This is an optimization exercise on Yosys and OpenROAD, whose aim is small area, not a production implementation. In this exercise RTL edits were held to simulation tests only and were not proved equivalent to the original. Not every run is shown, and edits may drop behaviour that the tests do not exercise.

File: flow/run.sh
#!/bin/bash
# synth_recipe.tcl (not shown) runs the flow's synth.tcl, then flattens the netlist and writes it again
# the make line also repeats each setting of config.mk as NAME=value (left out here)
make -C /OpenROAD-flow-scripts/flow DESIGN_CONFIG=/design/flow/config.mk WORK_HOME=/design/flow/orfs CLKGATE_MAP_FILE= SYNTH_SCRIPT=/design/flow/synth_recipe.tcl finish
File: flow/config.mk
export PLATFORM = sky130hd
export DESIGN_NAME = CORDIC_Sin
export DESIGN_NICKNAME = CORDIC_Sin
export VERILOG_FILES = /design/flow/design.v
export SDC_FILE = /design/flow/constraint.sdc
export NUM_CORES = 4
export LEC_CHECK = 0
export CAP_MARGIN = 20
export CORE_MARGIN = 2
export CORE_UTILIZATION = 45
export SLEW_MARGIN = 20
File: flow/constraint.sdc
create_clock -name core_clock -period 7.0 [get_ports {clk}]
set_input_delay 1.4000 -clock core_clock [delete_from_list [all_inputs] [get_ports {clk}]]
set_output_delay 1.4000 -clock core_clock [all_outputs]
set_load 0.01 [all_outputs]
File: flow/design.v
`timescale 1ns / 1ps
module CORDIC_Sin(
    output [15:0] X0,
    output [15:0] Y0,
    output [15:0] Z0,
    input [15:0] Xin,
    input [15:0] Yin,
    input [15:0] Zin,
    input clk
);
    wire signed [15:0] x_reg [15:0];
    wire signed [15:0] y_reg [15:0];
    wire signed [15:0] z_reg [15:0];
    wire [15:0] x_reg_sh [15:0];
    wire [15:0] y_reg_sh [15:0];
    wire [15:0] sum_x [15:0];
    wire [15:0] sum_y [15:0];
    wire [15:0] sum_z [15:0];
    wire [15:0] z_co;
    wire [15:0] alpha[15:0];
    assign alpha[0]  = 16'h1921;    
    assign alpha[1]  = 16'h0ed6;    
    assign alpha[2]  = 16'h07d6;    
    assign alpha[3]  = 16'h03fa;    
    assign alpha[4]  = 16'h01ff;    
    assign alpha[5]  = 16'h00ff;    
    assign alpha[6]  = 16'h007f;    
    assign alpha[7]  = 16'h003f;    
    assign alpha[8]  = 16'h001f;    
    assign alpha[9]  = 16'h000f;    
    assign alpha[10] = 16'h0007;    
    assign alpha[11] = 16'h0003;    
    assign alpha[12] = 16'h0001;    
    assign alpha[13] = 16'h0001;    
    assign alpha[14] = 16'h0001;    
    assign alpha[15] = 16'h0000;    
    Register rx0(x_reg[0], Xin, clk);
    Register ry0(y_reg[0], Yin, clk);
    Register rz0(z_reg[0], Zin, clk);
    assign x_reg_sh[0] = x_reg[0] >>> 0;
    assign y_reg_sh[0] = y_reg[0] >>> 0;
    not n0(z_co[0], z_reg[0][15]);
    adder_sub ax0(sum_x[0], , x_reg[0], y_reg_sh[0], z_co[0]);
    adder_sub ay0(sum_y[0], , y_reg[0], x_reg_sh[0], z_reg[0][15]);
    adder_sub az0(sum_z[0], , z_reg[0], alpha[0], z_co[0]);
    genvar i;
    generate
        for(i = 1; i < 16; i = i + 1) begin : cordic_stages
            Register rx(x_reg[i], sum_x[i-1], clk);
            Register ry(y_reg[i], sum_y[i-1], clk);
            Register rz(z_reg[i], sum_z[i-1], clk);
            assign x_reg_sh[i] = x_reg[i] >>> i;
            assign y_reg_sh[i] = y_reg[i] >>> i;
            not zn(z_co[i], z_reg[i][15]);
            adder_sub ax(sum_x[i], , x_reg[i], y_reg_sh[i], z_co[i]);
            adder_sub ay(sum_y[i], , y_reg[i], x_reg_sh[i], z_reg[i][15]);
            adder_sub az(sum_z[i], , z_reg[i], alpha[i], z_co[i]);
        end
    endgenerate
    Register rx16(X0, sum_x[15], clk);
    Register ry16(Y0, sum_y[15], clk);
    Register rz16(Z0, sum_z[15], clk);
endmodule
module Register(
    output reg [15:0] x0,
    input [15:0]      xin,
    input             clk
);
    always @(posedge clk) begin
        x0 <= xin;
    end
endmodule
module adder_sub(
    output [15:0] sum,
    output        carry,
    input  [15:0] A,
    input  [15:0] B,
    input         cin
);
    wire [15:0] b;
    xor x0(b[0], B[0], cin);
    xor x1(b[1], B[1], cin);
    xor x2(b[2], B[2], cin);
    xor x3(b[3], B[3], cin);
    xor x4(b[4], B[4], cin);
    xor x5(b[5], B[5], cin);
    xor x6(b[6], B[6], cin);
    xor x7(b[7], B[7], cin);
    xor x8(b[8], B[8], cin);
    xor x9(b[9], B[9], cin);
    xor x10(b[10], B[10], cin);
    xor x11(b[11], B[11], cin);
    xor x12(b[12], B[12], cin);
    xor x13(b[13], B[13], cin);
    xor x14(b[14], B[14], cin);
    xor x15(b[15], B[15], cin);
    assign {carry, sum} = A + b + cin;
endmodule
==> run_1/pinout.png <==
(1.5 px per um) Pins as bars across the die edge, other pins in grey.
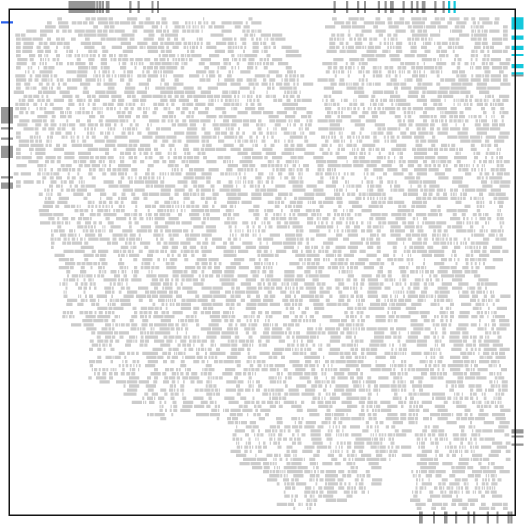
legend:
  clk:
    colour: blue
    pins: 1
    direction: input
    edge: west
  X0:
    colour: cyan
    pins: 16
    direction: output
    edge: 14 east, 2 north
die width: 336 um
chip height: 336 um
PortBufs: 96

==> run_1/route_heat.png <==
(1 px per um) 34 x 34 tiles, from dark blue (low) to red (high), scaled to the fullest tile. Values are wire area over tile area, all layers added.
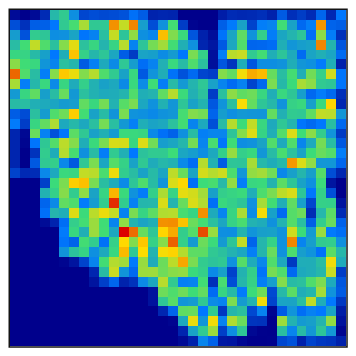
mean over tiles: 0.14
densest ninth of the die: centre
nearly empty tiles: 15%
emptiest ninth of the die: south-west
tiles over half the peak: 24%
GRT Util Overall: 0.175
Via Count: 35900
WL/cell: 14.4 um
DRT Wirelength: 99.7 mm

==> run_1/clock_wires.png <==
(1.5 px per um)
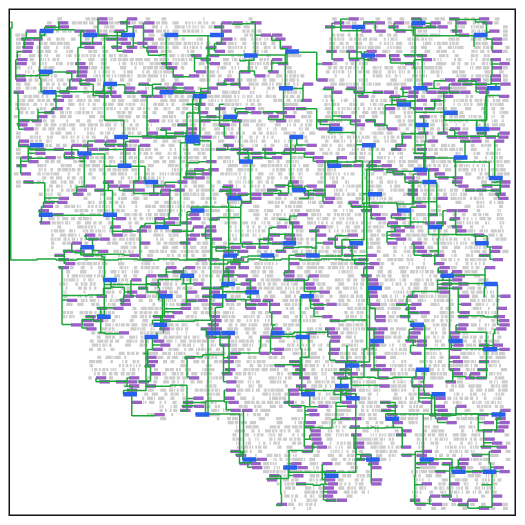
legend:
  flip-flops:
    colour: purple
    count: 816
  clock wires:
    colour: green
    length: 10900 um
  clock-net drivers:
    colour: blue
    count: 94
flops lie: spread over the die

==> run_1/top_view.png <==
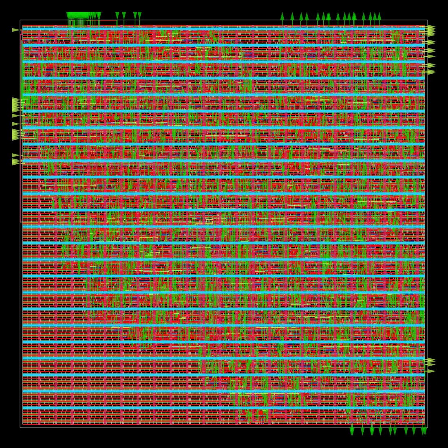
post-layout util: 0.513
die footprint: 113000 sq um

run 1: layout make-up:
type	instances	area share
Tap cell	1476	0.0330
Clock inverter	46	0.0133
Timing Repair Buffer	114	0.0196
Inverter	194	0.0130
Clock buffer	130	0.0488
Sequential cell	816	0.292
Multi-Input combinational cell	4162	0.580
run 1: stage by stage:
stage	util	cells	hold WS [ns]
5_1_grt	0.513	6938	0.448
4_1_cts	0.513	6938	0.441
2_1_floorplan	-	5213	0.419
3_3_place_gp	0.481	6762	0.431
3_5_place_dp	0.481	6762	0.432
6_report	0.513	6938	0.439
run 1: routing by layer:
layer	vias to the layer above	part of all wire	wire length [um]
li1	18900	-	-
met1	16400	0.47	46900
met5	-	0	0
met3	150	0.027	2660
met4	0	0.032	3180
met2	404	0.47	47000
==> summary.txt, run 1 <==
Run status
  • Status: finished clean

Setup path
  • Worst Setup SP: rz0.x0[15]$_DFF_P_
  • Max incr delay on CP: approximately 0.47 ns
  • Setup crit end: cordic_stages[1].rz.x0[14]$_DFF_P_
  • Worst path bufs/invs: 2
  • Startpoint types: flip-flop
  • Crit path DAT: roughly 4.6 ns
  • CP max stage cell: o31ai_1
  • CP Class: flip-flop to flip-flop
  • Stages on worst setup path: 13
  • Worst reg2reg endpoint: cordic_stages[1].rz.x0[14]$_DFF_P_
  • Worst path cell trace: buf_4, inv_1, ha_1, or2_2, fa_1, a21o_1, a21oi_1, o21bai_1, o31ai_1, o211ai_1, a21o_1, a21oi_1, xnor2_1
  • R2R Path Start: rz0.x0[15]$_DFF_P_
  • Critical Path RT: about 7.6 ns
  • Critical path capture point type: flip-flop
  • CP max FO: 37
  • R2R Setup Slk: between 3 and 4 ns

STA
  • Max Fclk: 252 MHz
  • Final Hold Fails: 0
  • Worst relative slew slack: 0.358
  • Final Setup Violations: 0
  • Tcrit/Tclk final: 0.567
  • Worst Slack Setup Final: just over 3 ns
  • Worst Tran Pin Value: between 0.9 and 1 ns
  • Final Max Slew Viols: 0
  • RSZ-0062 raised after global routing: false
  • Final Critical Period: just under 4 ns

Job
  • Max Cap Viol: 0

Detailed routing
  • TritonRoute pass-1 iters: 5
  • DRC errors left: 0
  • Routed vias/inst: ~5.2
  • Drt initial violations: about 1300

Synth
  • Synthesized instance count: ~5200
  • XOR/XNOR share of the synthesized area: 0.159
  • Top_reg_cell synth: dfxtp_1
  • Net Count, Synth: 6055
  • Synth Area in Compound Gates: 0.186
  • Synth top area share: 0.329
  • Area of the mapped netlist: between 40000 and 50000 sq um
  • Ys Warns: 2
  • Synth top cells by count: dfxtp_1 (816), ha_1 (747), xnor2_1 (535)
  • Yosys cell types: 79
  • EDFF count, synth: 0
  • Largest family of logic cells by synthesized area: adder cells
  • Yosys reg bits: roughly 820
  • Syn Area/Cell: 9.53 sq um
  • Post-synthesis mux area share: 0.00355
  • Ys async rst share: 0
  • Count leader, synth: dfxtp_1
  • Synth area leaders: dfxtp_1 (33%), ha_1 (19%), xnor2_1 (9.4%)
  • Sequential fraction of the synthesis area: 0.329
  • Simple-Gate Fraction of Synth Area: 0.0986
  • Synth area leader: dfxtp_1

Final layout
  • Share of cells above drive strength 1: 0.0463
  • Nets: ~6200
  • Sequential cell area: 16300 sq um
  • Final instance area: roughly 56000 sq um
  • # diodes: 0
  • Most common cell after layout, fill and taps aside: dfxtp_1
  • Commonest cells after routing, fill and taps aside: dfxtp_1 (811), ha_1 (747), xnor2_1 (534)
  • Area delta synth->final: 12.6%
  • Area occupied by multi-input gates: 32500 sq um

CTS
  • Clock transition at path regs: around 0.060 ns
  • H-tree levels: 3
  • Total CTS buffers: 94
  • Clk buf depth: 3
  • CTS tree: built
  • Postcts setup bufs: 0
  • Worst skew pair latency: between 0.6 and 0.7 ns
  • Post-cts sizing count: 0
  • Hold-fix buffer count after cts: 0

Min path
  • Start point of the worst hold path: cordic_stages[12].rx.x0[0]$_DFF_P_

GRT
  • Global-route wire length before repair: 166 mm
  • Initial antenna violation count: 0
  • Vias in the first global route: approximately 35000
  • Met1 global-route usage: 0.221
  • M3 GR Usage: 0.0230
  • Largest net degree at the start of global routing: between 40 and 50

Die
  • Area of the core: between 100000 and 150000 sq um
  • Starting density of the core: 0.455
  • I/O pin total: between 90 and 100

Place
  • DP Area: ~52000 sq um
  • Routability-driven placement congestion ratio: about 0.84
  • Pre-CTS setup slack: 3.05 ns
==> run 1 -> run 2 <==
==> flow/design.v (replaced) <==
`timescale 1ns / 1ps
module CORDIC_Sin(
    output [15:0] X0,
    output [15:0] Y0,
    output [15:0] Z0,
    input [15:0] Xin,
    input [15:0] Yin,
    input [15:0] Zin,
    input clk
);
    wire [15:0] alpha [15:0];
    assign alpha[0]  = 16'h1921;
    assign alpha[1]  = 16'h0ed6;
    assign alpha[2]  = 16'h07d6;
    assign alpha[3]  = 16'h03fa;
    assign alpha[4]  = 16'h01ff;
    assign alpha[5]  = 16'h00ff;
    assign alpha[6]  = 16'h007f;
    assign alpha[7]  = 16'h003f;
    assign alpha[8]  = 16'h001f;
    assign alpha[9]  = 16'h000f;
    assign alpha[10] = 16'h0007;
    assign alpha[11] = 16'h0003;
    assign alpha[12] = 16'h0001;
    assign alpha[13] = 16'h0001;
    assign alpha[14] = 16'h0001;
    assign alpha[15] = 16'h0000;
    reg  [15:0] x_reg [16:0];
    reg  [15:0] y_reg [16:0];
    reg  [15:0] z_reg [16:0];
    wire [15:0] sum_x [15:0];
    wire [15:0] sum_y [15:0];
    wire [15:0] sum_z [15:0];
    always @(posedge clk) begin
        x_reg[0] <= Xin;
        y_reg[0] <= Yin;
        z_reg[0] <= Zin;
    end
    genvar i;
    generate
        for (i = 0; i < 16; i = i + 1) begin : st
            wire        neg = z_reg[i][15];    
            wire        pos = ~neg;
            wire [31:0] xe = {{16{x_reg[i][15]}}, x_reg[i]};
            wire [31:0] ye = {{16{y_reg[i][15]}}, y_reg[i]};
            wire [15:0] xs = xe[i+15:i];         
            wire [15:0] ys = ye[i+15:i];         
            rca16 ax(.s(sum_x[i]), .a(x_reg[i]), .b(ys ^ {16{pos}}), .ci(pos));
            rca16 ay(.s(sum_y[i]), .a(y_reg[i]), .b(xs ^ {16{neg}}), .ci(neg));
            if (i < 15) begin : zs
                rca16 az(.s(sum_z[i]), .a(z_reg[i]), .b(alpha[i] ^ {16{pos}}), .ci(pos));
            end else begin : zp
                assign sum_z[i] = z_reg[i];
            end
            always @(posedge clk) begin
                x_reg[i+1] <= sum_x[i];
                y_reg[i+1] <= sum_y[i];
                z_reg[i+1] <= sum_z[i];
            end
        end
    endgenerate
    assign X0 = x_reg[16];
    assign Y0 = y_reg[16];
    assign Z0 = z_reg[16];
endmodule
module rca16(
    output [15:0] s,
    input  [15:0] a,
    input  [15:0] b,
    input         ci
);
    wire [16:0] c;
    assign c[0] = ci;
    genvar j;
    generate
        for (j = 0; j < 16; j = j + 1) begin : b_
            fa f(.s(s[j]), .co(c[j+1]), .a(a[j]), .b(b[j]), .ci(c[j]));
        end
    endgenerate
endmodule
module fa(
    output s,
    output co,
    input  a,
    input  b,
    input  ci
);
    assign s  = a ^ b ^ ci;
    assign co = (a & b) | (ci & (a ^ b));
endmodule
--- a/flow/config.mk
+++ b/flow/config.mk
@@ -9,3 +9,5 @@
 export CORE_MARGIN = 2
 export CORE_UTILIZATION = 45
 export SLEW_MARGIN = 20
+export SYNTH_HIERARCHICAL = 1
+export SYNTH_MINIMUM_KEEP_SIZE = 0
==> run_2/route_heat.png <==
(1.5 px per um) 28 x 28 tiles, from dark blue (low) to red (high), scaled to the fullest tile. Values are wire area over tile area, all layers added.
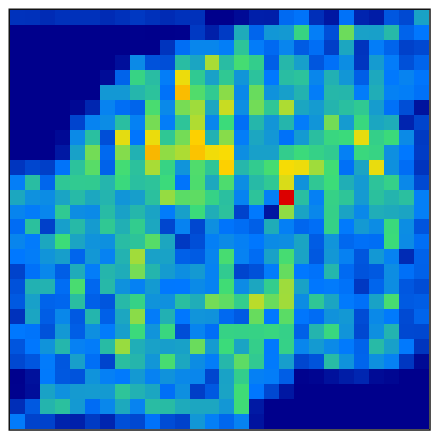
mean over tiles: 0.095
densest ninth of the die: centre
fullest tile: 0.33
tiles over half the peak: 9.4%
emptiest ninth of the die: north-west

==> run_2/pinout.png <==
(1.5 px per um) Pins as bars across the die edge, other pins in grey.
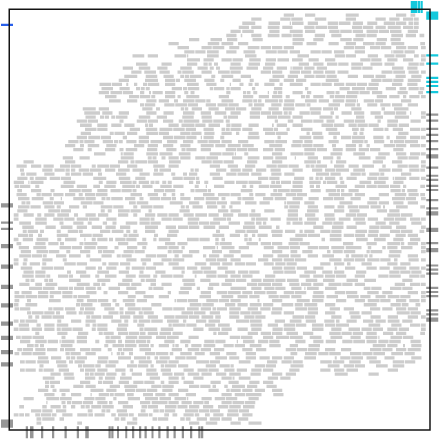
legend:
  X0:
    colour: cyan
    pins: 16
    direction: output
    edge: 10 east, 6 north
  clk:
    colour: blue
    pins: 1
    direction: input
    edge: west
all pins by edge: 42 east, 25 west, 24 south, 6 north
chip height: 279 um
die width: 279 um

==> run_2/top_view.png <==
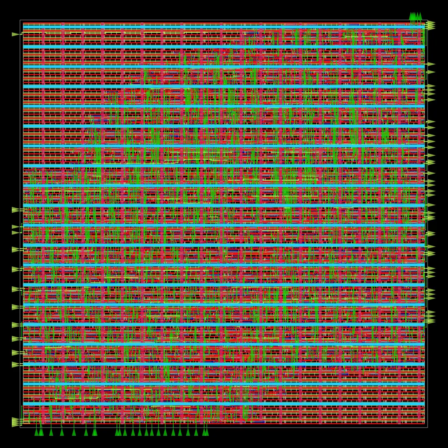
DRT Wirelength: 47.8 mm
die footprint: 78100 sq um
Final Non-Filler Cells: 3188

==> run 2 against run 1 <==
Die area down 31%. Core utilization grew 2.8 points. Sequential share of layout area increased by 11 points. Register-to-register slack worse by 2.9 ns. Largest cell class unchanged. Worst setup slack got worse by 2.9 ns. Wire length fell by 52%. Area after synthesis is 31% lower. Fmax decreased by 42%.
==> summary.txt, run 2 <==
Run status
  • Status: finished clean (unchanged)

GRT
  • Grt ovf: 0 (unchanged)
  • Met2 usage: 0.284 (was 0.304)
  • GRT Util Overall: 0.137 (was 0.175)
  • Met1 global-route usage: 0.130 (was 0.221)
  • Busiest layer in global routing: met2 (unchanged)
  • Largest net degree at the start of global routing: 30 (was 41)
  • Global-route wire length before repair: 83.8 mm (was 166 mm)
  • M3 GR Usage: 0.0279 (was 0.0230)
  • Vias in the first global route: 17200 (was 34700)
  • Initial antenna violation count: 0 (unchanged)

CTS
  • Clk root buf: clkbuf_16 (unchanged)
  • Clock Sinks: 816 (unchanged)
  • Worst skew pair latency: 0.63 ns (was 0.68 ns)
  • CTS tree: built (unchanged)
  • Hold-fix buffer count after cts: 0 (unchanged)
  • Clock transition at path regs: 0.06 ns (about the same)
  • H-tree levels: 3 (unchanged)
  • Total CTS buffers: 86 (was 94)
  • Clk buf depth: 3 (unchanged)

STA
  • Total Negative Setup Slacks: 0 ns (unchanged)
  • WHS: 0.324 ns (was 0.439 ns)
  • Final Max Slew Viols: 0 (unchanged)
  • Final Setup Violations: 0 (unchanged)
  • Worst Slack Setup Final: 0.160 ns (was 3.03 ns)
  • Final Hold Fails: 0 (unchanged)
  • Clk_skew: 0.0329 ns (was 0.0424 ns)
  • Worst Tran Pin Value: 0.988 ns (was 0.956 ns)
  • Max Fclk: 146 MHz (was 252 MHz)
  • Final Critical Period: 6.84 ns (was 3.97 ns)
  • Tcrit/Tclk final: 0.977 (was 0.567)
  • Worst relative slew slack: 0.337 (was 0.358)

Final layout
  • Comb_multi_in: 1024 (was 4162)
  • Nets: 2943 (was 6224)
  • Post-layout util: 0.540 (was 0.513)
  • Seq area share: 0.402 (was 0.292)
  • Final instance area: 40800 sq um (was 56000 sq um)
  • Buffer share of cell area: 0.0437 (was 0.0196)
  • Number of clock buffers in the layout: 128 (was 130)
  • Fill cell count: 5943 (was 10100)
  • Area occupied by multi-input gates: 18500 sq um (was 32500 sq um)
  • Bufs w/o clock: 198 (was 114)
  • Num sequential: 816 (unchanged)
  • Sequential cell area: 16400 sq um (was 16300 sq um)
  • Largest class: multi-input combinational cells (unchanged)
  • Commonest cells after routing, fill and taps aside: dfxtp_1 (794), fa_1 (377), fa_2 (375) (was dfxtp_1 (811), ha_1 (747), xnor2_1 (534))
  • Multi-input combinational area share: 0.453 (was 0.580)
  • Area delta synth->final: 19.6% (was 12.6%)
  • Signal inverters: 16 (was 194)
  • ClkCell Share: 0.0690 (was 0.0621)
  • # diodes: 0 (unchanged)
  • Share of cells above drive strength 1: 0.297 (was 0.0463)
  • Most common cell after layout, fill and taps aside: dfxtp_1 (unchanged)

Setup path
  • Worst path bufs/invs: 0 (was 2)
  • R2R Path Start: z_reg[6][15]$_DFF_P_ (was rz0.x0[15]$_DFF_P_)
  • Worst R2R Path Depth: 17 (was 13)
  • Critical path's top delay family: adder cells (was compound AO/OA/AOI/OAI gates)
  • Critical Path RT: 7.50 ns (was 7.61 ns)
  • R2R Setup Slk: 0.16 ns (was 3.03 ns)
  • Max incr delay on CP: 0.42 ns (was 0.47 ns)
  • Startpoint types: flip-flop (unchanged)
  • Worst reg2reg endpoint: y_reg[7][15]$_DFF_P_ (was cordic_stages[1].rz.x0[14]$_DFF_P_)
  • Worst Setup SP: z_reg[6][15]$_DFF_P_ (was rz0.x0[15]$_DFF_P_)
  • Setup crit end: y_reg[7][15]$_DFF_P_ (was cordic_stages[1].rz.x0[14]$_DFF_P_)
  • Worst path cell trace: xor2_1, fa_1, fa_1, fa_2, fa_1, fa_1, fa_1, fa_1, fa_1, fa_1, fa_1, fa_1, fa_2, fa_2, fa_2, fa_2, fa_1 (was buf_4, inv_1, ha_1, or2_2, fa_1, a21o_1, a21oi_1, o21bai_1, o31ai_1, o211ai_1, a21o_1, a21oi_1, xnor2_1)
  • Crit path DAT: 7.34 ns (was 4.58 ns)
  • Stages on worst setup path: 17 (was 13)
  • CP Class: flip-flop to flip-flop (unchanged)
  • Crit-path most repeated cell: fa_1
  • CP max stage cell: fa_1 (was o31ai_1)
  • CP max FO: 5 (was 37)
  • Critical path capture point type: flip-flop (unchanged)

Place
  • Pre-CTS setup slack: -0.185 ns (was 3.05 ns)
  • Placed cells: 3015 (was 6762)
  • Routability-driven placement congestion ratio: 0.769 (was 0.844)
  • DP Area: 37400 sq um (was 52500 sq um)
  • DPL Wire Length: 38.4 mm (was 79.6 mm)
  • PortBufs: 96 (unchanged)

Min path
  • Hold path depth: 0 (was 1)
  • Hold path endpoint: z_reg[16][12]$_DFF_P_ (was cordic_stages[13].rx.x0[0]$_DFF_P_)
  • Hold Crit Class: flip-flop to flip-flop (unchanged)
  • Start point of the worst hold path: z_reg[15][12]$_DFF_P_ (was cordic_stages[12].rx.x0[0]$_DFF_P_)

Synth
  • Synth area leaders: dfxtp_1 (48%), fa_1 (44%), xnor2_1 (3.5%) (was dfxtp_1 (33%), ha_1 (19%), xnor2_1 (9.4%))
  • Synthesized instance count: 1891 (was 5213)
  • Synth area leader: dfxtp_1 (unchanged)
  • Area of the mapped netlist: 34100 sq um (was 49700 sq um)
  • Ys async rst share: 0 (unchanged)
  • Top_reg_cell synth: dfxtp_1 (unchanged)
  • Yosys cell types: 9 (was 79)
  • Net Count, Synth: 2692 (was 6055)
  • Yosys reg bits: 816 (unchanged)
  • Syn Area/Cell: 18.1 sq um (was 9.53 sq um)
  • Count leader, synth: dfxtp_1 (unchanged)
  • Ys Warns: 13 (was 2)
  • EDFF count, synth: 0 (unchanged)
  • Sequential fraction of the synthesis area: 0.478 (was 0.329)
  • Synth top cells by count: dfxtp_1 (816), fa_1 (752), xnor2_1 (136), xor2_1 (136), buf_6 (18) (was dfxtp_1 (816), ha_1 (747), xnor2_1 (535))
  • Synth top area share: 0.478 (was 0.329)

Detailed routing
  • Via Count: 13700 (was 35900)
  • Routed vias/inst: 4.28 (was 5.17)
  • TritonRoute pass-1 iters: 4 (was 5)
  • WL/cell: 15.0 um (was 14.4 um)
  • Drt initial violations: 340 (was 1327)
  • DRC errors left: 0 (unchanged)
  • Post-DRT Antenna Nets: 0 (unchanged)

Die
  • Area of the core: 75600 sq um (was 109000 sq um)
  • Tapcells: 978 (was 1476)
  • I/O pin total: 97 (unchanged)
  • # rows: 101 (was 121)
  • Starting density of the core: 0.452 (was 0.455)

Job
  • Max Cap Viol: 0 (unchanged)
## run 2: modules after synthesis, one instance, submodules excluded, excerpt
module      flops+latches  cells  copies in the design
fa                      0      1                   752
CORDIC_Sin            816   1139                     1
## run 2: what timing repair did
item,4_1_cts,5_1_grt
pin swaps,4,8
setup buffers,6,11
gates resized for setup,55,126
endpoints found under the setup margin,23,38
## run 2: per-layer routing
| layer | up-vias | routed length (um) |
|---|---|---|
| met5 | - | 0 |
| met4 | 0 | 1240 |
| met3 | 92 | 1790 |
| met2 | 188 | 29500 |
| met1 | 7157 | 15300 |
| li1 | 6221 | - |
## run 2: cells by family after synthesis
kind of cell | count (synthesis) | share of synthesized area
DFF | 816 | 0.478
xor gates and xnor gates | 272 | 0.0698
adders and majority gates | 752 | 0.441
buffers and inverters | 51 | 0.0110
==> run 2 -> run 3 <==
==> flow/flow/run.sh (new file) <==
#!/bin/bash
# Standard ORFS layout with a leaner clock tree (no dummy loads), minimum-size
# port buffers and power recovery (downsizing of gates off the critical paths).
set -euo pipefail
export CTS_ARGS="-sink_clustering_enable -repair_clock_nets -dont_use_dummy_load"
export BUFFER_PORTS_ARGS="-buffer_cell sky130_fd_sc_hd__buf_1"
export RECOVER_POWER=100
bash standard.sh > standard.log 2>&1
==> flow/standard.sh (new file) <==
#!/bin/bash
# synth_recipe.tcl (not shown) runs the flow's synth.tcl, then flattens the netlist and writes it again
# the make line also repeats each setting of config.mk as NAME=value (left out here)
make -C /OpenROAD-flow-scripts/flow DESIGN_CONFIG=/design/flow/config.mk WORK_HOME=/design/flow/orfs CLKGATE_MAP_FILE= SYNTH_SCRIPT=/design/flow/synth_recipe.tcl "${@:-finish}"
removed: flow/run.sh
==> run_3/pinout.png <==
(1.5 px per um) Pins as bars across the die edge, other pins in grey.
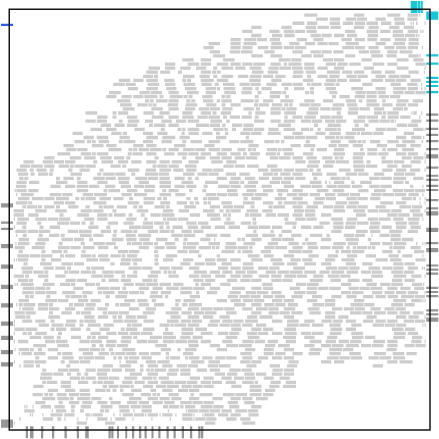
legend:
  X0:
    colour: cyan
    pins: 16
    direction: output
    edge: 10 east, 6 north
  clk:
    colour: blue
    pins: 1
    direction: input
    edge: west
all pins by edge: 42 east, 25 west, 24 south, 6 north

==> run_3/route_heat.png <==
(1.5 px per um) 28 x 28 tiles, from dark blue (low) to red (high), scaled to the fullest tile. Values are wire area over tile area, all layers added.
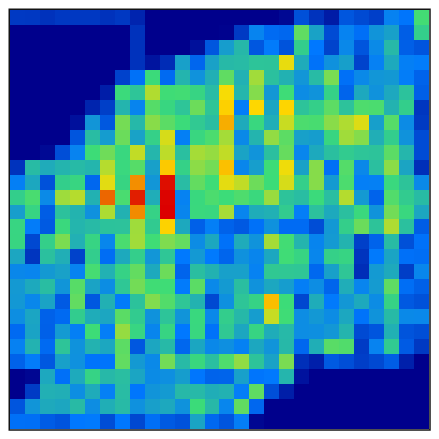
fullest tile: 0.29
mean over tiles: 0.092
emptiest ninth of the die: north-west
nearly empty tiles: 15%

==> run_3/port_trees.png <==
(2 px per um)
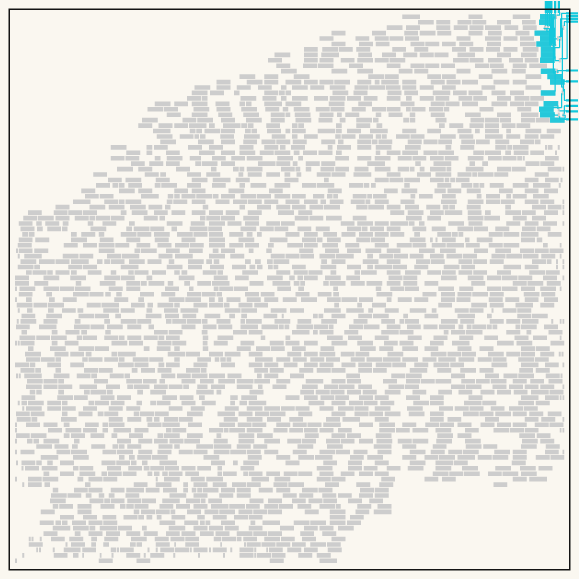
legend:
  X0:
    colour: cyan
    direction: output
    edge: 10 east, 6 north
    end_cells: 16
    wire: 321 um

==> run 3 against run 2 <==
Still clean. Wire length down 3.1%. Global-route usage down 0.44 points. Sequential share of layout area up 1.3 points. Cell area down 3.1%. Worst setup slack worse by 0.027 ns. Via count down 1.5%. Critical path type unchanged. Highest routed layer unchanged.
==> summary.txt, run 3 <==
Synth
  • Area of the mapped netlist: 34100 sq um (unchanged)
  • Sequential fraction of the synthesis area: 0.478 (unchanged)
  • Syn Area/Cell: 18.1 sq um (unchanged)
  • Synthesized instance count: 1891 (unchanged)
  • Synth top area share: 0.478 (unchanged)
  • Top_reg_cell synth: dfxtp_1 (unchanged)
  • Ys async rst share: 0 (unchanged)
  • Ys Warns: 13 (unchanged)
  • EDFF count, synth: 0 (unchanged)
  • Synth top cells by count: dfxtp_1 (816), fa_1 (752), xnor2_1 (136), xor2_1 (136), buf_6 (18) (unchanged)
  • Synth area leaders: dfxtp_1 (48%), fa_1 (44%), xnor2_1 (3.5%) (unchanged)
  • Yosys reg bits: 816 (unchanged)
  • Count leader, synth: dfxtp_1 (unchanged)

STA
  • Max Fclk: 146 MHz (about the same)
  • Tcrit/Tclk final: 0.981 (was 0.977)
  • Worst Tran Pin Value: 1.00 ns (was 0.988 ns)
  • Clk_skew: 0.0592 ns (was 0.0329 ns)
  • Worst relative slew slack: 0.327 (was 0.337)
  • Final Critical Period: 6.87 ns (was 6.84 ns)
  • Final Setup Violations: 0 (unchanged)
  • WHS: 0.324 ns (about the same)
  • Total Negative Setup Slacks: 0 ns (unchanged)
  • Final Max Slew Viols: 0 (unchanged)

Die
  • Starting density of the core: 0.452 (unchanged)
  • Die footprint: 78100 sq um (unchanged)
  • # rows: 101 (unchanged)
  • I/O pin total: 97 (unchanged)
  • Area of the core: 75600 sq um (unchanged)
  • Chip height: 279 um (unchanged)

CTS
  • Worst skew pair latency: 0.61 ns (was 0.63 ns)
  • Postcts setup bufs: 4 (was 6)
  • Clk buf depth: 3 (unchanged)
  • Clock transition at path regs: 0.06 ns (about the same)
  • Clock Sinks: 816 (unchanged)
  • H-tree levels: 3 (unchanged)
  • Hold-fix buffer count after cts: 0 (unchanged)
  • Total CTS buffers: 88 (was 86)

GRT
  • Vias in the first global route: 16800 (was 17200)
  • Largest net degree at the start of global routing: 30 (unchanged)
  • M3 GR Usage: 0.0242 (was 0.0279)
  • Grt ovf: 0 (unchanged)
  • GRT Util Overall: 0.132 (was 0.137)
  • Busiest layer in global routing: met2 (unchanged)
  • Global-route wire length before repair: 81.5 mm (was 83.8 mm)
  • Met2 usage: 0.273 (was 0.284)
  • Met1 global-route usage: 0.128 (was 0.130)

Min path
  • Hold path depth: 0 (unchanged)
  • Hold path endpoint: z_reg[16][0]$_DFF_P_ (was z_reg[16][12]$_DFF_P_)
  • Hold Crit Class: flip-flop to flip-flop (unchanged)
  • Start point of the worst hold path: z_reg[15][0]$_DFF_P_ (was z_reg[15][12]$_DFF_P_)

Final layout
  • Fill cell count: 6171 (was 5943)
  • Nets: 2944 (was 2943)
  • Commonest cells after routing, fill and taps aside: dfxtp_1 (796), fa_1 (382), fa_2 (370) (was dfxtp_1 (794), fa_1 (377), fa_2 (375))
  • Share of cells above drive strength 1: 0.280 (was 0.297)
  • Area delta synth->final: 15.8% (was 19.6%)
  • # diodes: 0 (unchanged)
  • Final instance area: 39600 sq um (was 40800 sq um)

Detailed routing
  • Top Layer Used: met4 (unchanged)
  • DRT Wirelength: 46.3 mm (was 47.8 mm)
  • Via Count: 13400 (was 13700)
  • Post-DRT Antenna Nets: 0 (unchanged)
  • Met3 WL: 1.49 mm (was 1.79 mm)
  • TritonRoute pass-1 iters: 4 (unchanged)
  • DRT met1 WL: 15.2 mm (was 15.3 mm)

Setup path
  • Crit path DAT: 7.35 ns (was 7.34 ns)
  • Setup crit end: y_reg[9][15]$_DFF_P_ (was y_reg[7][15]$_DFF_P_)
  • R2R Setup Slk: 0.13 ns (was 0.16 ns)
  • R2R Path Start: z_reg[8][15]$_DFF_P_ (was z_reg[6][15]$_DFF_P_)
  • Worst reg2reg endpoint: y_reg[9][15]$_DFF_P_ (was y_reg[7][15]$_DFF_P_)
  • CP Class: flip-flop to flip-flop (unchanged)
  • Critical path capture point type: flip-flop (unchanged)
  • Worst R2R Path Depth: 17 (unchanged)
  • Worst Setup SP: z_reg[8][15]$_DFF_P_ (was z_reg[6][15]$_DFF_P_)
  • Startpoint types: flip-flop (unchanged)

Place
  • PortBufs: 96 (unchanged)
  • DP Area: 36900 sq um (was 37400 sq um)
  • Placed cells: 3023 (was 3015)
  • Routability-driven placement congestion ratio: 0.769 (about the same)

Run status
  • Status: finished clean (unchanged)
run 3: cell types whose count changed in the layout (fill, tap and decap cells not counted), moves of 5 or more:
| cell | change |
|---|---|
| buf_1 | +96 |
| buf_4 | -5 |
| bufinv_16 | -5 |
| clkbuf_1 | -21 |
| clkbuf_8 | -15 |
| clkdlybuf4s50_1 | -96 |
| clkinv_2 | -15 |
| fa_1 | +5 |
| fa_2 | -5 |
run 3: worst max-delay path, cell delays in order, from the launching register on:
cell,delay (ns)
dfxtp_4,0.37
xor2_1,0.18
fa_1,0.41
fa_1,0.40
fa_1,0.40
fa_1,0.39
fa_1,0.40
fa_2,0.36
fa_2,0.35
fa_2,0.35
fa_1,0.39
fa_1,0.39
fa_1,0.39
fa_2,0.37
fa_1,0.39
fa_1,0.41
fa_2,0.36
fa_1,0.44
run 3: cell type report:
class	count	area, sq um	share of cell area
Clock buffer	88	2200	0.0557
Inverter	16	114	0.00288
Multi-Input combinational cell	1024	18400	0.466
Sequential cell	816	16400	0.415
Tap cell	978	1220	0.0309
Timing Repair Buffer	197	1180	0.0297
run 3: cells by family after synthesis:
family     count (synthesis)  synth area share
flops                    816             0.478
fa+ha+maj                752             0.441
xor+xnor                 272            0.0698
buf+inv                   51            0.0110
==> run 3 -> run 4 <==
==> flow/design.v (replaced) <==
`timescale 1ns / 1ps
module CORDIC_Sin(
    output [15:0] X0,
    output [15:0] Y0,
    output [15:0] Z0,
    input [15:0] Xin,
    input [15:0] Yin,
    input [15:0] Zin,
    input clk
);
    localparam [255:0] ALPHA = {
        16'h0000, 16'h0001, 16'h0001, 16'h0001,
        16'h0003, 16'h0007, 16'h000f, 16'h001f,
        16'h003f, 16'h007f, 16'h00ff, 16'h01ff,
        16'h03fa, 16'h07d6, 16'h0ed6, 16'h1921
    };
    reg  [15:0] x_reg [16:0];
    reg  [15:0] y_reg [16:0];
    reg  [15:0] z_reg [16:0];
    wire [15:0] sum_x [15:0];
    wire [15:0] sum_y [15:0];
    wire [15:0] sum_z [15:0];
    always @(posedge clk) begin
        x_reg[0] <= Xin;
        y_reg[0] <= Yin;
        z_reg[0] <= Zin;
    end
    genvar i, j;
    generate
        for (i = 0; i < 16; i = i + 1) begin : st
            wire        neg = z_reg[i][15];    
            wire        pos = ~neg;
            wire [31:0] xe = {{16{x_reg[i][15]}}, x_reg[i]};
            wire [31:0] ye = {{16{y_reg[i][15]}}, y_reg[i]};
            wire [15:0] xs = xe[i+15:i];         
            wire [15:0] ys = ye[i+15:i];         
            wire cx1 = pos ? (x_reg[i][0] | ~ys[0]) : (x_reg[i][0] & ys[0]);
            assign sum_x[i][0] = x_reg[i][0] ^ ys[0];
            rca #(15) ax(.s(sum_x[i][15:1]), .a(x_reg[i][15:1]),
                         .b(ys[15:1] ^ {15{pos}}), .ci(cx1));
            wire cy1 = neg ? (y_reg[i][0] | ~xs[0]) : (y_reg[i][0] & xs[0]);
            assign sum_y[i][0] = y_reg[i][0] ^ xs[0];
            rca #(15) ay(.s(sum_y[i][15:1]), .a(y_reg[i][15:1]),
                         .b(xs[15:1] ^ {15{neg}}), .ci(cy1));
            localparam [15:0] A = ALPHA[16*i +: 16];
            localparam integer K = (A[0] ? 0 : A[1] ? 1 : A[2] ? 2 : 3);
            if (A == 16'h0000) begin : zp
                assign sum_z[i] = z_reg[i];
            end else begin : zs
                for (j = 0; j < K; j = j + 1) begin : lo
                    assign sum_z[i][j] = z_reg[i][j];
                end
                assign sum_z[i][K] = ~z_reg[i][K];
                rca #(15 - K) az(.s(sum_z[i][15:K+1]), .a(z_reg[i][15:K+1]),
                                 .b(A[15:K+1] ^ {(15-K){pos}}), .ci(z_reg[i][K]));
            end
            always @(posedge clk) begin
                x_reg[i+1] <= sum_x[i];
                y_reg[i+1] <= sum_y[i];
                z_reg[i+1] <= sum_z[i];
            end
        end
    endgenerate
    assign X0 = x_reg[16];
    assign Y0 = y_reg[16];
    assign Z0 = z_reg[16];
endmodule
module rca #(parameter W = 16) (
    output [W-1:0] s,
    input  [W-1:0] a,
    input  [W-1:0] b,
    input          ci
);
    wire [W-1:0] c;
    assign c[0] = ci;
    genvar j;
    generate
        for (j = 0; j < W - 1; j = j + 1) begin : b_
            fa f(.s(s[j]), .co(c[j+1]), .a(a[j]), .b(b[j]), .ci(c[j]));
        end
    endgenerate
    xor2 t0(.y(t), .a(a[W-1]), .b(b[W-1]));
    xor2 t1(.y(s[W-1]), .a(t), .b(c[W-1]));
endmodule
module fa(
    output s,
    output co,
    input  a,
    input  b,
    input  ci
);
    assign s  = a ^ b ^ ci;
    assign co = (a & b) | (ci & (a ^ b));
endmodule
module xor2(
    output y,
    input  a,
    input  b
);
    assign y = a ^ b;
endmodule
==> flow/flow/run.sh (replaced) <==
#!/bin/bash
# Standard ORFS layout with a leaner clock tree (larger sink clusters on
# clkbuf_8, no dummy loads), minimum-size port buffers and power recovery
# (downsizing of gates off the critical paths).
set -euo pipefail
export CTS_ARGS="-sink_clustering_enable -repair_clock_nets -dont_use_dummy_load -sink_clustering_size 16 -sink_clustering_max_diameter 80 -buf_list sky130_fd_sc_hd__clkbuf_8"
export BUFFER_PORTS_ARGS="-buffer_cell sky130_fd_sc_hd__buf_1"
export RECOVER_POWER=100
bash standard.sh > standard.log 2>&1
--- a/flow/config.mk
+++ b/flow/config.mk
@@ -7,7 +7,7 @@
 export LEC_CHECK = 0
 export CAP_MARGIN = 20
 export CORE_MARGIN = 2
-export CORE_UTILIZATION = 45
+export CORE_UTILIZATION = 65
 export SLEW_MARGIN = 20
 export SYNTH_HIERARCHICAL = 1
 export SYNTH_MINIMUM_KEEP_SIZE = 0
==> run_4/clock_wires.png <==
(2 px per um)
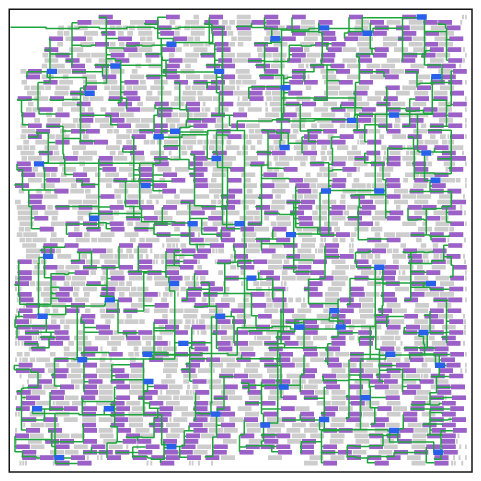
legend:
  clock-net drivers:
    colour: blue
    count: 56
  flip-flops:
    colour: purple
    count: 815
  clock wires:
    colour: green
    length: 8080 um
flops lie: spread over the die
routed clock nets: 57
clk_skew: 0.0326 ns
worst skew pair latency: 0.67 ns

==> run_4/top_view.png <==
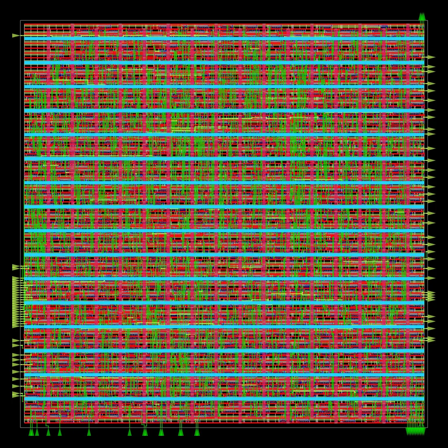
die width: 231 um
post-layout util: 0.694
# rows: 83
Final Non-Filler Cells: 2818

==> run_4/pinout.png <==
(2 px per um) Pins as bars across the die edge, other pins in grey.
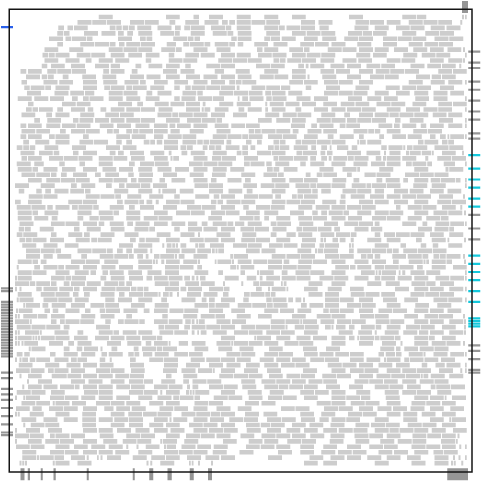
legend:
  X0:
    colour: cyan
    pins: 16
    direction: output
    edge: east
  clk:
    colour: blue
    pins: 1
    direction: input
    edge: west
all pins by edge: 34 east, 34 west, 26 south, 3 north
chip height: 231 um

==> run 4 against run 3 <==
Cell count shrank 9.7%. Hold slack gained 0.0085 ns. Die area is 32% lower. Clock skew shrank 0.027 ns. Worst setup slack improved by 0.12 ns. Register-to-register slack improved by 0.12 ns. Non-clock buffer count is 44 lower. Critical path type unchanged. Critical endpoint is now z_reg[5][15]$_DFF_P_.
==> summary.txt, run 4 <==
STA
  • Tcrit/Tclk final: 0.964 (was 0.981)
  • Final Critical Period: 6.74 ns (was 6.87 ns)
  • Worst Slack Setup Final: 0.255 ns (was 0.133 ns)
  • Total Negative Setup Slacks: 0 ns (unchanged)
  • Final Max Slew Viols: 0 (unchanged)
  • Final Hold Fails: 0 (unchanged)
  • Final Setup Violations: 0 (unchanged)
  • RSZ-0062 raised after global routing: false
  • Max Fclk: 148 MHz (was 146 MHz)
  • Worst Tran Pin Value: 0.916 ns (was 1.00 ns)
  • Worst relative slew slack: 0.387 (was 0.327)
  • WHS: 0.333 ns (was 0.324 ns)

GRT
  • Met2 usage: 0.403 (was 0.273)
  • M3 GR Usage: 0.0310 (was 0.0242)
  • Largest net degree at the start of global routing: 28 (was 30)
  • GRT Util Overall: 0.189 (was 0.132)
  • Vias in the first global route: 16000 (was 16800)
  • Grt ovf: 0 (unchanged)
  • Global-route wire length before repair: 78.1 mm (was 81.5 mm)
  • Initial antenna violation count: 0 (unchanged)
  • Busiest layer in global routing: met2 (unchanged)
  • Met1 global-route usage: 0.183 (was 0.128)

CTS
  • Clock transition at path regs: 0.09 ns (was 0.06 ns)
  • Total CTS buffers: 56 (was 88)
  • Clk buf depth: 3 (unchanged)
  • Postcts setup bufs: 0 (was 4)
  • Post-cts sizing count: 0 (was 63)
  • CTS tree: built (unchanged)
  • Clk root buf: clkbuf_8 (was clkbuf_16)
  • Hold-fix buffer count after cts: 0 (unchanged)
  • Clock Sinks: 815 (was 816)
  • H-tree levels: 2 (was 3)

Min path
  • Start point of the worst hold path: z_reg[15][14]$_DFF_P_ (was z_reg[15][0]$_DFF_P_)
  • Hold Crit Class: flip-flop to flip-flop (unchanged)
  • Hold path depth: 0 (unchanged)
  • Hold path endpoint: z_reg[16][14]$_DFF_P_ (was z_reg[16][0]$_DFF_P_)

Detailed routing
  • TritonRoute pass-1 iters: 4 (unchanged)
  • Top Layer Used: met4 (unchanged)
  • DRT met1 WL: 14.4 mm (was 15.2 mm)
  • Routed vias/inst: 4.74 (was 4.31)
  • Met3 WL: 1.37 mm (was 1.49 mm)
  • WL/cell: 16.0 um (was 14.9 um)
  • Post-DRT Antenna Nets: 0 (unchanged)
  • Drt initial violations: 328 (was 324)
  • DRT Wirelength: 45.1 mm (was 46.3 mm)
  • DRC errors left: 0 (unchanged)
  • Via Count: 13400 (about the same)
  • Met2 WL: 28.2 mm (about the same)

Die
  • Area of the core: 51100 sq um (was 75600 sq um)
  • Die footprint: 53200 sq um (was 78100 sq um)
  • Starting density of the core: 0.653 (was 0.452)
  • Tapcells: 680 (was 978)
  • I/O pin total: 97 (unchanged)

Run status
  • Status: finished clean (unchanged)

Synth
  • Synthesized instance count: 1961 (was 1891)
  • Count leader, synth: dfxtp_1 (unchanged)
  • Area of the mapped netlist: 33400 sq um (was 34100 sq um)
  • Sequential fraction of the synthesis area: 0.489 (was 0.478)
  • EDFF count, synth: 0 (unchanged)
  • Ys Warns: 15 (was 13)
  • Synth area leaders: dfxtp_1 (49%), fa_1 (39%), xor2_1 (6.5%) (was dfxtp_1 (48%), fa_1 (44%), xnor2_1 (3.5%))
  • Syn Area/Cell: 17.0 sq um (was 18.1 sq um)
  • Ys async rst share: 0 (unchanged)
  • Synth Area in Compound Gates: 0.00465 (was 0)
  • XOR/XNOR share of the synthesized area: 0.0963 (was 0.0698)
  • Simple-Gate Fraction of Synth Area: 0.00337 (was 0)
  • Synth Area in Adders: 0.393 (was 0.441)
  • Yosys reg bits: 815 (was 816)
  • Synth top area share: 0.489 (was 0.478)
  • Yosys cell types: 14 (was 9)
  • Top_reg_cell synth: dfxtp_1 (unchanged)
  • Net Count, Synth: 2665 (was 2692)
  • Largest family of logic cells by synthesized area: adder cells (unchanged)
  • Synth area leader: dfxtp_1 (unchanged)
  • Post-synthesis mux area share: 0.000337 (was 0)
  • Synth top cells by count: dfxtp_1 (815), fa_1 (655), xor2_1 (246) (was dfxtp_1 (816), fa_1 (752), xnor2_1 (136), xor2_1 (136), buf_6 (18))

Setup path
  • R2R Path Start: z_reg[4][15]$_DFF_P_ (was z_reg[8][15]$_DFF_P_)
  • Critical path capture point type: flip-flop (unchanged)
  • Critical Path RT: 7.56 ns (was 7.48 ns)
  • Crit path DAT: 7.31 ns (was 7.35 ns)
  • CP max FO: 8 (was 5)
  • CP Class: flip-flop to flip-flop (unchanged)
  • Startpoint types: flip-flop (unchanged)
  • Worst reg2reg endpoint: z_reg[5][15]$_DFF_P_ (was y_reg[9][15]$_DFF_P_)
  • Worst R2R Path Depth: 16 (was 17)
  • R2R Setup Slk: 0.26 ns (was 0.13 ns)

Place
  • PortBufs: 96 (unchanged)
  • DP Area: 34700 sq um (was 36900 sq um)
  • Pre-CTS setup slack: 0.215 ns (was -0.245 ns)
  • Routability-driven placement congestion ratio: 0.777 (was 0.769)
  • Placed cells: 2762 (was 3023)
  • DPL Wire Length: 37.2 mm (was 37.8 mm)

Final layout
  • Comb_multi_in: 1084 (was 1024)
  • Final instance area: 35500 sq um (was 39600 sq um)
  • Multi-input combinational area share: 0.470 (was 0.466)
  • Sequential cell area: 16300 sq um (was 16400 sq um)
  • Largest class: multi-input combinational cells (unchanged)
  • Nets: 2844 (was 2944)
  • Seq area share: 0.460 (was 0.415)
  • Num sequential: 815 (was 816)
  • Buffer share of cell area: 0.0214 (was 0.0297)
  • Area delta synth->final: 6.27% (was 15.8%)
  • Fill cell count: 3531 (was 6171)
  • Area occupied by multi-input gates: 16700 sq um (was 18400 sq um)
  • # diodes: 0 (unchanged)
  • Commonest cells after routing, fill and taps aside: dfxtp_1 (813), fa_1 (655), xor2_1 (243) (was dfxtp_1 (796), fa_1 (382), fa_2 (370))
  • Share of cells above drive strength 1: 0.0543 (was 0.280)
  • Number of clock buffers in the layout: 56 (was 88)
  • Most common cell after layout, fill and taps aside: dfxtp_1 (unchanged)
  • Bufs w/o clock: 153 (was 197)
  • Signal inverters: 30 (was 16)
  • ClkCell Share: 0.0217 (was 0.0557)

Job
  • Max Cap Viol: 0 (unchanged)
-- run 4: critical path: stages, from the launching register on --
cell and delay [ns]:
dfxtp_1 0.44, clkbuf_1 0.35, fa_1 0.50, fa_1 0.40, fa_1 0.42, fa_1 0.40, fa_1 0.42, fa_1 0.39
fa_1 0.40, fa_1 0.40, fa_1 0.40, fa_1 0.40, fa_1 0.39, fa_1 0.39, fa_1 0.39, fa_1 0.38
xor2_1 0.16
-- run 4: worst max-delay path by stage --
stage | startpoint | to | cells after the start
5_1_grt | z_reg[1][15]$_DFF_P_ | x_reg[2][15]$_DFF_P_ | 16
4_1_cts | z_reg[1][15]$_DFF_P_ | x_reg[2][15]$_DFF_P_ | 16
6_report | z_reg[4][15]$_DFF_P_ | z_reg[5][15]$_DFF_P_ | 16
3_3_place_gp | z_reg[0][15]$_DFF_P_ | y_reg[1][15]$_DFF_P_ | 17
2_1_floorplan | z_reg[11][15]$_DFF_P_ | y_reg[12][15]$_DFF_P_ | 18
3_5_place_dp | z_reg[1][15]$_DFF_P_ | x_reg[2][15]$_DFF_P_ | 16
==> run 4 -> run 5 <==
==> flow/flow/run.sh (replaced) <==
#!/bin/bash
# Standard ORFS layout with a leaner clock tree (larger sink clusters on
# clkbuf_8, no dummy loads), minimum-size port buffers and power recovery
# (downsizing of gates off the critical paths).
set -euo pipefail
export CTS_ARGS="-sink_clustering_enable -repair_clock_nets -dont_use_dummy_load -sink_clustering_size 18 -sink_clustering_max_diameter 70 -buf_list sky130_fd_sc_hd__clkbuf_8"
export BUFFER_PORTS_ARGS="-buffer_cell sky130_fd_sc_hd__buf_1"
export RECOVER_POWER=100
bash standard.sh > standard.log 2>&1
==> run_5/top_view.png <==
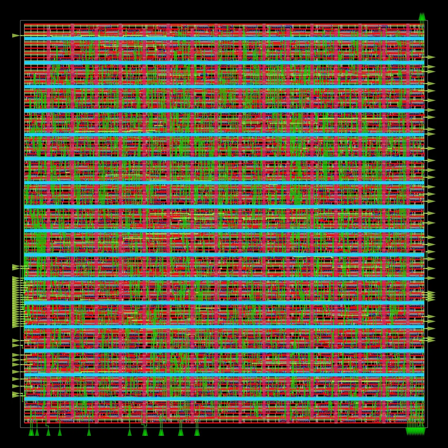
Final Non-Filler Cells: 2813
post-layout util: 0.693
final instance area: 35400 sq um
I/O pin total: 97

==> run_5/pinout.png <==
(2 px per um) Pins as bars across the die edge, other pins in grey.
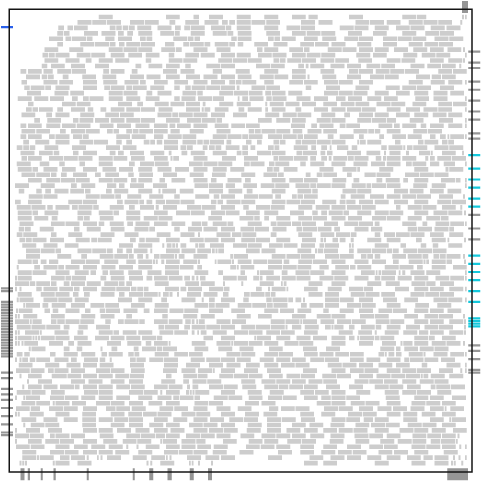
legend:
  clk:
    colour: blue
    pins: 1
    direction: input
    edge: west
  X0:
    colour: cyan
    pins: 16
    direction: output
    edge: east

==> run_5/route_heat.png <==
(1.5 px per um) 23 x 23 tiles, from dark blue (low) to red (high), scaled to the fullest tile. Values are wire area over tile area, all layers added.
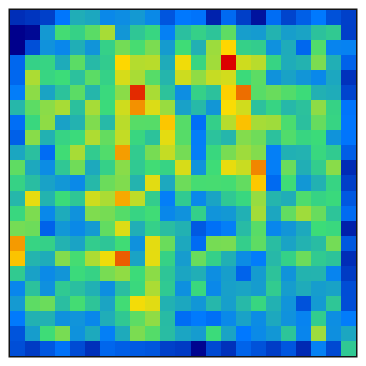
emptiest ninth of the die: south-east
fullest tile: 0.31
mean over tiles: 0.13
tiles over half the peak: 30%
WL/cell: 16.0 um
DRT Wirelength: 45.0 mm
Via Count: 13300

==> run 5 against run 4 <==
First-iteration DRC count shrank 7.9%. Cell area fell by 0.19%. Area after synthesis unchanged. Critical path depth unchanged. Critical path type unchanged. Largest cell class unchanged. Highest routed layer unchanged.
==> summary.txt, run 5 <==
CTS
  • Total CTS buffers: 51 (was 56)
  • Clock transition at path regs: 0.10 ns (was 0.09 ns)
  • Worst skew pair latency: 0.69 ns (was 0.67 ns)
  • Clk buf depth: 3 (unchanged)
  • Postcts setup bufs: 0 (unchanged)
  • Clock Sinks: 815 (unchanged)
  • H-tree levels: 2 (unchanged)
  • Post-cts sizing count: 0 (unchanged)
  • Clk root buf: clkbuf_8 (unchanged)
  • Hold-fix buffer count after cts: 0 (unchanged)
  • CTS tree: built (unchanged)

Job
  • Max Cap Viol: 0 (unchanged)

Detailed routing
  • Routed vias/inst: 4.74 (about the same)
  • DRT met1 WL: 14.4 mm (about the same)
  • DRC errors left: 0 (unchanged)
  • Post-DRT Antenna Nets: 0 (unchanged)
  • Met3 WL: 1.33 mm (was 1.37 mm)
  • Met2 WL: 28.3 mm (was 28.2 mm)
  • TritonRoute pass-1 iters: 4 (unchanged)
  • Drt initial violations: 302 (was 328)
  • Top Layer Used: met4 (unchanged)

Synth
  • EDFF count, synth: 0 (unchanged)
  • Syn Area/Cell: 17.0 sq um (unchanged)
  • Sequential fraction of the synthesis area: 0.489 (unchanged)
  • Net Count, Synth: 2665 (unchanged)
  • Yosys reg bits: 815 (unchanged)
  • Ys Warns: 15 (unchanged)
  • Synth area leaders: dfxtp_1 (49%), fa_1 (39%), xor2_1 (6.5%) (unchanged)
  • Synth top cells by count: dfxtp_1 (815), fa_1 (655), xor2_1 (246) (unchanged)
  • Synth top area share: 0.489 (unchanged)
  • Count leader, synth: dfxtp_1 (unchanged)
  • Ys async rst share: 0 (unchanged)
  • Synth area leader: dfxtp_1 (unchanged)
  • Top_reg_cell synth: dfxtp_1 (unchanged)
  • Yosys cell types: 14 (unchanged)
  • Synthesized instance count: 1961 (unchanged)
  • Area of the mapped netlist: 33400 sq um (unchanged)

Setup path
  • Worst R2R Path Depth: 16 (unchanged)
  • Worst Setup SP: z_reg[5][15]$_DFF_P_ (was z_reg[4][15]$_DFF_P_)
  • Startpoint types: flip-flop (unchanged)
  • CP max FO: 8 (unchanged)
  • Setup crit end: z_reg[6][15]$_DFF_P_ (was z_reg[5][15]$_DFF_P_)
  • CP max stage cell: fa_1 (unchanged)
  • Worst reg2reg endpoint: z_reg[6][15]$_DFF_P_ (was z_reg[5][15]$_DFF_P_)
  • Worst path bufs/invs: 1 (unchanged)
  • Crit-path most repeated cell: fa_1 (unchanged)
  • Critical path capture point type: flip-flop (unchanged)
  • CP Class: flip-flop to flip-flop (unchanged)
  • Max incr delay on CP: 0.51 ns (was 0.50 ns)
  • Critical path's top delay family: adder cells (unchanged)
  • Crit path DAT: 7.40 ns (was 7.31 ns)
  • Stages on worst setup path: 16 (unchanged)
  • R2R Setup Slk: 0.19 ns (was 0.26 ns)
  • Critical Path RT: 7.59 ns (was 7.56 ns)
  • R2R Path Start: z_reg[5][15]$_DFF_P_ (was z_reg[4][15]$_DFF_P_)
  • Worst path cell trace: clkbuf_1, fa_1, fa_1, fa_1, fa_1, fa_1, fa_1, fa_1, fa_1, fa_1, fa_1, fa_1, fa_1, fa_1, fa_1, xor2_1 (unchanged)

Min path
  • Hold path endpoint: z_reg[16][5]$_DFF_P_ (was z_reg[16][14]$_DFF_P_)
  • Hold path depth: 0 (unchanged)
  • Hold Crit Class: flip-flop to flip-flop (unchanged)
  • Start point of the worst hold path: z_reg[15][5]$_DFF_P_ (was z_reg[15][14]$_DFF_P_)

STA
  • WHS: 0.334 ns (was 0.333 ns)
  • Tcrit/Tclk final: 0.974 (was 0.964)
  • Final Setup Violations: 0 (unchanged)
  • Worst Tran Pin Value: 0.911 ns (was 0.916 ns)
  • RSZ-0062 raised after global routing: true (was false)
  • Worst relative slew slack: 0.388 (was 0.387)
  • Final Hold Fails: 0 (unchanged)
  • Clk_skew: 0.0757 ns (was 0.0326 ns)
  • Worst Slack Setup Final: 0.185 ns (was 0.255 ns)
  • Total Negative Setup Slacks: 0 ns (unchanged)
  • Final Max Slew Viols: 0 (unchanged)
  • Max Fclk: 147 MHz (was 148 MHz)
  • Final Critical Period: 6.81 ns (was 6.74 ns)

Die
  • Die width: 231 um (unchanged)
  • Area of the core: 51100 sq um (unchanged)
  • Starting density of the core: 0.653 (unchanged)
  • # rows: 83 (unchanged)
  • Chip height: 231 um (unchanged)
  • Die footprint: 53200 sq um (unchanged)

Final layout
  • Fill cell count: 3545 (was 3531)
  • # diodes: 0 (unchanged)
  • Commonest cells after routing, fill and taps aside: dfxtp_1 (812), fa_1 (655), xor2_1 (243) (was dfxtp_1 (813), fa_1 (655), xor2_1 (243))
  • Share of cells above drive strength 1: 0.0520 (was 0.0543)
  • Area delta synth->final: 6.07% (was 6.27%)
  • Most common cell after layout, fill and taps aside: dfxtp_1 (unchanged)
  • Nets: 2839 (was 2844)

Run status
  • Status: finished clean (unchanged)

GRT
  • Vias in the first global route: 16000 (about the same)
  • Global-route wire length before repair: 78.0 mm (was 78.1 mm)
  • GRT Util Overall: 0.189 (unchanged)
  • M3 GR Usage: 0.0266 (was 0.0310)
  • Met2 usage: 0.403 (about the same)
  • Initial antenna violation count: 0 (unchanged)
  • Busiest layer in global routing: met2 (unchanged)
  • Met1 global-route usage: 0.184 (was 0.183)
  • Grt ovf: 0 (unchanged)
  • Largest net degree at the start of global routing: 28 (unchanged)

Place
  • Routability-driven placement congestion ratio: 0.777 (unchanged)
  • PortBufs: 96 (unchanged)
  • DP Area: 34700 sq um (unchanged)
  • Placed cells: 2762 (unchanged)
  • Pre-CTS setup slack: 0.215 ns (unchanged)
  • DPL Wire Length: 37.2 mm (unchanged)
-- run 5: cell counts after synthesis --
No cell type changed its count.
-- run 5: worst register-to-register path: cells and delay by family, from the launching register on --
kind / cells / cell delay, ns
fa+ha+maj: 14 / 5.76
buf+inv: 1 / 0.37
flops: 1 / 0.44
xor+xnor: 1 / 0.17
-- run 5: layout make-up --
type	instances	area, sq um	share of cell area
well taps	680	851	0.0240
repair buffers	153	758	0.0214
clock buffers	51	702	0.0198
inverters	30	113	0.00318
flip-flops and latches	815	16300	0.461
multi-input cells	1084	16700	0.471
-- run 5: cells by family (layout without fill, tap and decap cells) --
kind of cell             count (synthesis)  after routing  share of synthesized area
AO/OA/AOI/OAI                           31             31                    0.00465
XOR/XNOR                               367            367                     0.0963
adder cells (fa/ha/maj)                655            655                      0.393
buffers and inverters                   62            234                     0.0138
flip-flops                             815            815                      0.489
multiplexers                             1              1                   0.000337
AND/OR/NAND/NOR                         30             30                    0.00337

what the ideal ports hide:
No port has a modelled driver above. Below, the same layouts with a new extraction and two added sets of constraints.
Step 1: set_driving_cell puts a clkbuf_16 on clk and a buf_2 on each other input, an assumption about the parent block.
Step 2 also shifts input and output timing later by t, the mid clock arrival at the registers, as if the neighbouring blocks saw the same clock.
a / b / c = ideal ports / drivers / drivers and shift; a / b = the first two.
| run | t, ns | setup slack, ns | cell pins on the clock port's net |
|---|---|---|---|
| run 1 | 0.728 | 3.030 / 3.030 / 3.030 | 1 |
| run 2 | 0.678 | 0.160 / 0.160 / 0.160 | 1 |
| run 3 | 0.641 | 0.133 / 0.133 / 0.133 | 1 |
| run 4 | 0.710 | 0.255 / 0.255 / 0.255 | 1 |
| run 5 | 0.711 | 0.185 / 0.185 / 0.185 | 1 |
After both steps every run listed still meets setup and hold.
